Background: an optimization exercise with open tools, aiming at small area, a short achievable clock period and few clock cycles. Do not read the settings as production practice.
The RTL was checked by simulation tests, not by an equivalence proof against the original design.

==> flow/design.v <==
module fft_core #(
    parameter DATA_WIDTH = 16,
    parameter N = 16
)(
    input  wire clk,
    input  wire reset,
    input  wire start_fft,
    input  wire [N*DATA_WIDTH-1:0] real_in,    
    input  wire [N*DATA_WIDTH-1:0] imag_in,    
    output wire [N*DATA_WIDTH-1:0] real_out,   
    output wire [N*DATA_WIDTH-1:0] imag_out,   
    output reg  fft_done                       
);
    localparam W = DATA_WIDTH;
    wire [N*W-1:0] s1_r, s1_i;
    reg  [N*W-1:0] st_r, st_i;
    genvar g;
    generate
        for (g = 0; g < 4; g = g + 1) begin : s1
            wire [W-1:0] a_r = real_in[(4*g+0)*W +: W], a_i = imag_in[(4*g+0)*W +: W];
            wire [W-1:0] b_r = real_in[(4*g+1)*W +: W], b_i = imag_in[(4*g+1)*W +: W];
            wire [W-1:0] c_r = real_in[(4*g+2)*W +: W], c_i = imag_in[(4*g+2)*W +: W];
            wire [W-1:0] d_r = real_in[(4*g+3)*W +: W], d_i = imag_in[(4*g+3)*W +: W];
            wire [W-1:0] p = a_r + c_r, q = a_r - c_r;
            wire [W-1:0] r = a_i + c_i, s = a_i - c_i;
            wire [W-1:0] t = b_r + d_r, u = b_r - d_r;
            wire [W-1:0] v = b_i + d_i;
            assign s1_r[(4*g+0)*W +: W] = p + t;
            assign s1_i[(4*g+0)*W +: W] = r + v;
            assign s1_r[(4*g+1)*W +: W] = p - v;
            assign s1_i[(4*g+1)*W +: W] = s + u;
            assign s1_r[(4*g+2)*W +: W] = p - t;
            assign s1_i[(4*g+2)*W +: W] = r - v;
            assign s1_r[(4*g+3)*W +: W] = q + v;
            assign s1_i[(4*g+3)*W +: W] = s - u;
        end
        for (g = 0; g < 4; g = g + 1) begin : s2
            wire [W-1:0] a_r = st_r[(g+0)*W +: W],  a_i = st_i[(g+0)*W +: W];
            wire [W-1:0] b_r = st_r[(g+4)*W +: W],  b_i = st_i[(g+4)*W +: W];
            wire [W-1:0] c_r = st_r[(g+8)*W +: W],  c_i = st_i[(g+8)*W +: W];
            wire [W-1:0] d_r = st_r[(g+12)*W +: W], d_i = st_i[(g+12)*W +: W];
            wire [W-1:0] p = a_r + c_r, q = a_r - c_r;
            wire [W-1:0] r = a_i + c_i, s = a_i - c_i;
            wire [W-1:0] t = b_r + d_r, u = b_r - d_r;
            wire [W-1:0] v = b_i + d_i;
            assign real_out[(g+0)*W +: W]  = p + t;
            assign imag_out[(g+0)*W +: W]  = r + v;
            assign real_out[(g+4)*W +: W]  = p - v;
            assign imag_out[(g+4)*W +: W]  = s + u;
            assign real_out[(g+8)*W +: W]  = p - t;
            assign imag_out[(g+8)*W +: W]  = r - v;
            assign real_out[(g+12)*W +: W] = q + v;
            assign imag_out[(g+12)*W +: W] = s - u;
        end
    endgenerate
    always @(posedge clk) begin
        st_r <= s1_r;
        st_i <= s1_i;
    end
    always @(posedge clk or posedge reset) begin
        if (reset) fft_done <= 1'b0;
        else       fft_done <= start_fft;
    end
endmodule
==> flow/run.sh <==
#!/bin/bash
# synth_recipe.tcl (not shown) runs the flow's synth.tcl, then flattens the netlist and writes it again
# the make line also repeats each setting of config.mk as NAME=value (left out here)
make -C /OpenROAD-flow-scripts/flow DESIGN_CONFIG=/design/flow/config.mk WORK_HOME=/design/flow/orfs CLKGATE_MAP_FILE= SYNTH_SCRIPT=/design/flow/synth_recipe.tcl finish
==> flow/config.mk <==
export PLATFORM = sky130hd
export DESIGN_NAME = fft_core
export DESIGN_NICKNAME = fft_core
export VERILOG_FILES = /design/flow/design.v
export SDC_FILE = /design/flow/constraint.sdc
export NUM_CORES = 4
export LEC_CHECK = 0
export CAP_MARGIN = 20
export CORE_MARGIN = 2
export CORE_UTILIZATION = 40
export PLACE_DENSITY = 0.6
export SLEW_MARGIN = 20
==> flow/constraint.sdc <==
create_clock -name core_clock -period 7.0 [get_ports {clk}]
set_input_delay 1.4000 -clock core_clock [delete_from_list [all_inputs] [get_ports {clk}]]
set_output_delay 1.4000 -clock core_clock [all_outputs]
set_load 0.01 [all_outputs]
Signal metal coverage by tile:
The die is cut into 24 by 24 equal tiles; dark purple is low, yellow is high, scaled to the fullest tile. Values are wire area over tile area, all layers added.
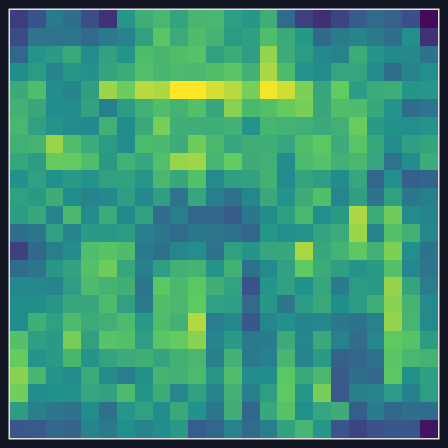
densest ninth of the die: top centre
fullest tile: 0.53
mean over tiles: 0.29
tiles over half the peak: 63%

M2 wires:
The bar under the picture is 100 um long.
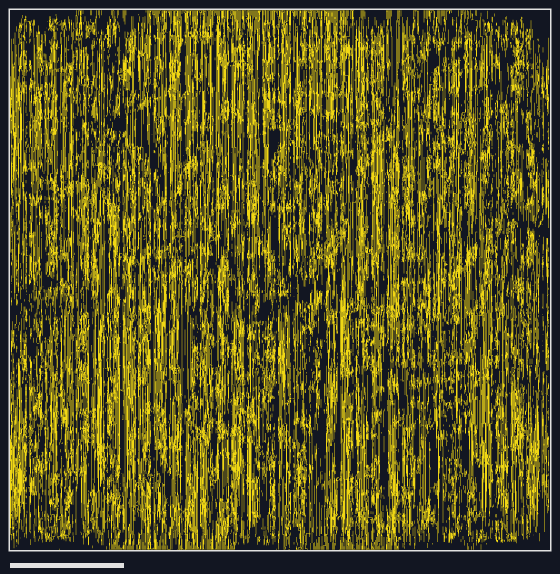
longest straight run: 176 um
wire length on this layer: 179 mm
nets with wire on the layer: 12177

The clock network:
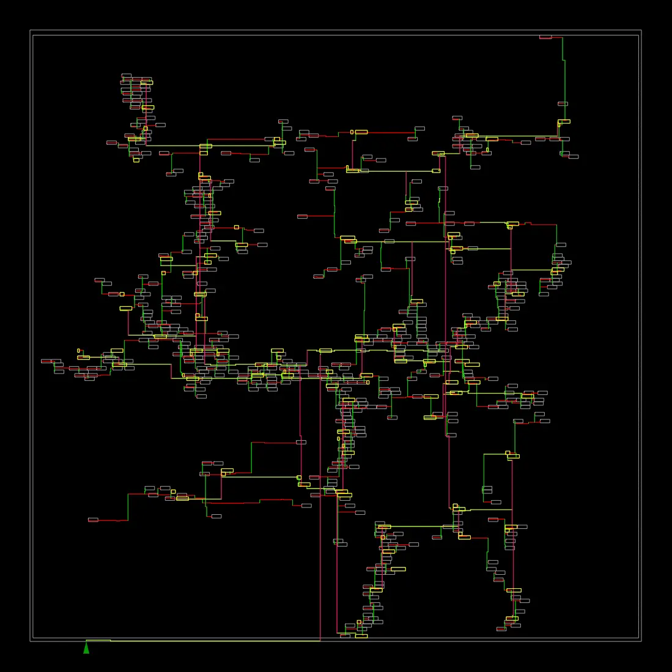
CTS sink count: 501
sequential cells: 501
Inserted Clock Buffers: 67

Finished layout with every layer on:
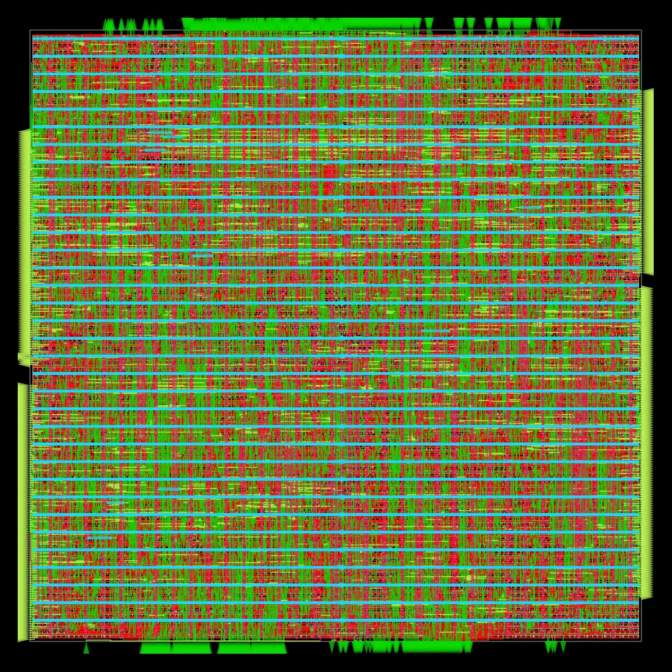
I/O Pins: 1028
die area: 0.2226 mm^2
Final Cell Area: 0.1051 mm^2

==> results.txt <==
maxcap violations - 0
Place WS - 0.04899 ns
1st-pass router iterations - 5
All-Layer GR Usage - 33.95%
Post-Syn Area - 0.08755 mm^2
DR DRC count - 0
DR vias/cell - 5.446
CTS Root Cell - clkbuf_16
vias in the first global route - 80.36k
initial core utilization - 40.27%
largest net degree at the start of global routing - 17
Cell variety after synth - 101
initial antenna violation count - 59
Critical Path Start Type - flip-flop
HP Class - primary input to asynchronous set/reset pin
CTS max path bufs - 3
dominant synthesized flop cell - dfxtp_1
Critical Path Fanout Max - 7
CP Class - flip-flop to primary output
outcome - complete, no violations
HPWL Detailed - 352.7 mm
Final TNS setup - 0 ns
final setup violation count - 0
Die H - 471.8 um
number of cell rows - 171
antenna viol nets, final - 0
layout net count - 14.76k
cts hold-fix bufs - 0
post-route setup slack - 0.1500 ns
fin crit share - 97.86%
Reg clk slew, reported paths - 0.07 ns
relative slew slack - 17.74%
crit end category - primary output
Worst Path Required - 5.60 ns
critical path arrival - 5.45 ns
Worst Tran Pin Value - 1.225 ns
EDFF count, synth - 0
average size of a mapped cell - 7.801 um^2
fin util - 48.37%
Die X - 471.8 um
core area - 0.2174 mm^2
total number of vias - 82.63k
Mapped Cells - 11.22k
asr flop ratio synth - 0.1996%
post-synth net total - 13.74k
gr ovfl total - 0
#FFs+latches synth - 501
layout cell share with drive strength beyond 1 - 4.750%
# port buffers - 1027
Avg WL per Cell - 25.96 um
fmax - 146.0 MHz
first-pass GRT wire length - 552.1 mm
max-slew violation count - 0
RSZ-0062 raised after global routing - true
wirelength, routed - 394.0 mm
Final min period - 6.850 ns
sequential area share after synthesis - 11.46%
Testbench counts, summed over its fixed seeds: cycles 2,056.
flip-flops by register name, indices dropped and copies added, names as in the netlist:
name,cells
st_r,252
st_i,248
fft_done,1
cell type report:
| class | count | area, um^2 |
|---|---|---|
| fillers | 21260 | 112200 |
| multi-input cells | 8666 | 70750 |
| repair buffers | 1212 | 11660 |
| flip-flops and latches | 501 | 10040 |
| inverters | 1792 | 6726 |
| well taps | 2854 | 3571 |
| clock buffers | 85 | 1815 |
| clock inverters | 38 | 519.2 |
| diodes | 25 | 62.56 |
critical path: stages, from the launching register on:
cell             delay [ns]
dfxtp_1                0.42
inv_1                  0.06
ha_1                   0.32
or3_1                  0.38
o211ai_1               0.30
o31a_1                 0.26
a21oi_1                0.09
nor2_1                 0.09
nor2_1                 0.08
xor2_2                 0.28
ha_1                   0.38
or4_1                  0.58
o21ba_2                0.25
o31ai_2                0.25
a21oi_1                0.11
o21bai_1               0.17
xnor2_1                0.17
clkdlybuf4s50_1        0.58
layer usage:
layer,GRT usage [%],part of all wire (%),up-vias
li1,-,-,39610
met1,44.31,44,39720
met2,56.33,45,2790
met3,3.576,5.6,494
met4,15.07,5.3,18
met5,0,0.034,-
cell usage after synthesis (33+ instances only):
library cell | instances | area, um^2
a221oi_1 | 66 | 578.1
and2_1 | 33 | 206.5
xnor2_1 | 1137 | 9958
o21ai_0 | 419 | 2097
a21oi_1 | 1090 | 5455
a211oi_1 | 77 | 578.1
clkbuf_1 | 210 | 788.3
a21o_1 | 255 | 1914
nand3_1 | 89 | 445.4
o21a_1 | 87 | 653.1
or3_1 | 68 | 425.4
nor2b_1 | 191 | 1195
o31ai_1 | 97 | 728.2
xor2_1 | 355 | 3109
nand4_1 | 37 | 231.5
nor3_1 | 220 | 1101
and3_1 | 68 | 425.4
dfxtp_1 | 500 | 10010
ha_1 | 1782 | 22300
o21bai_1 | 375 | 2815
nor4_1 | 41 | 256.5
nor2_1 | 886 | 3326
nand2b_1 | 141 | 882.1
a31oi_1 | 51 | 319.1
inv_1 | 1789 | 6715
a21boi_0 | 46 | 345.3
fa_1 | 224 | 4484
nand2_1 | 306 | 1149
o211ai_1 | 49 | 367.9
cell families after synthesis:
kind of cell | after synthesis | share of synthesized area (%)
mux | 21 | 0.2444
xor+xnor | 1503 | 15.18
compound gates | 2938 | 21.51
buf+inv | 2056 | 8.951
fa+ha+maj | 2006 | 30.59
simple gates | 2198 | 12.06
flops | 501 | 11.46
metrics by stage:
stage                     area (um^2)  hold WS, ns  cells
after floorplan                 87550        1.129  11220
after global placement         101500        1.539  15010
after detailed placement       101600        1.549  15010
after CTS                      104300       0.8298  15140
after global routing           105100       0.8626  15150
final                          105100       0.8719  15170
worst paths after layout:
path / from / endpoint / slack (ns)
worst max-delay path: st_r[180] / real_out[190] / 0.15
worst min-delay path: reset / fft_done / 0.87
max in group asynchronous: reset / fft_done / 6.04
min in group core_clock: start_fft / fft_done / 1.17
layout by cell type (no fill, tap or decap), drive strengths merged, types with 89 or more instances in the layout:
master / n
a21o: 256
o31ai: 97
nand3: 89
buf: 187
ha: 1782
o21bai: 375
nand2b: 141
nand2: 306
inv: 1803
dfxtp: 500
nor3: 220
o21ai: 435
nor2b: 191
xnor2: 1140
a21oi: 1092
nor2: 886
clkdlybuf4s50: 1004
fa: 224
xor2: 356
timing repair:
item                                    4_1_cts  5_1_grt
resized for setup                            86      160
pin swaps                                    12       36
hold endpoints to repair                      0        0
buffers inserted                              6       12
endpoints found under the setup margin       62       91

afterwards: timing with drivers on the ports:
The results above use ideal ports. As a check the final layout listed here was re-extracted and re-timed, cells and wires unchanged.
Step 1, drivers: a clkbuf_16 drives clk and a buf_2 each remaining input, both assumed.
Step 2, shift: input delay + t, output delay - t, t = (earliest + latest rising clock arrival at the registers) / 2. This alone moves slack from input paths to output paths.
a / b / c = ideal / step 1 / step 2; a / b = the first two.
shift t [ns]: 0.750
slack for setup (ns): 0.150 / 0.068 / 0.353
hold WS [ns]: 0.872 / 0.817 / 1.567
worst setup path at the end: input to register
After both steps this run still meets setup and hold. For this run, drivers alone change the setup slack by -0.082 ns; drivers and shift together by +0.203 ns.
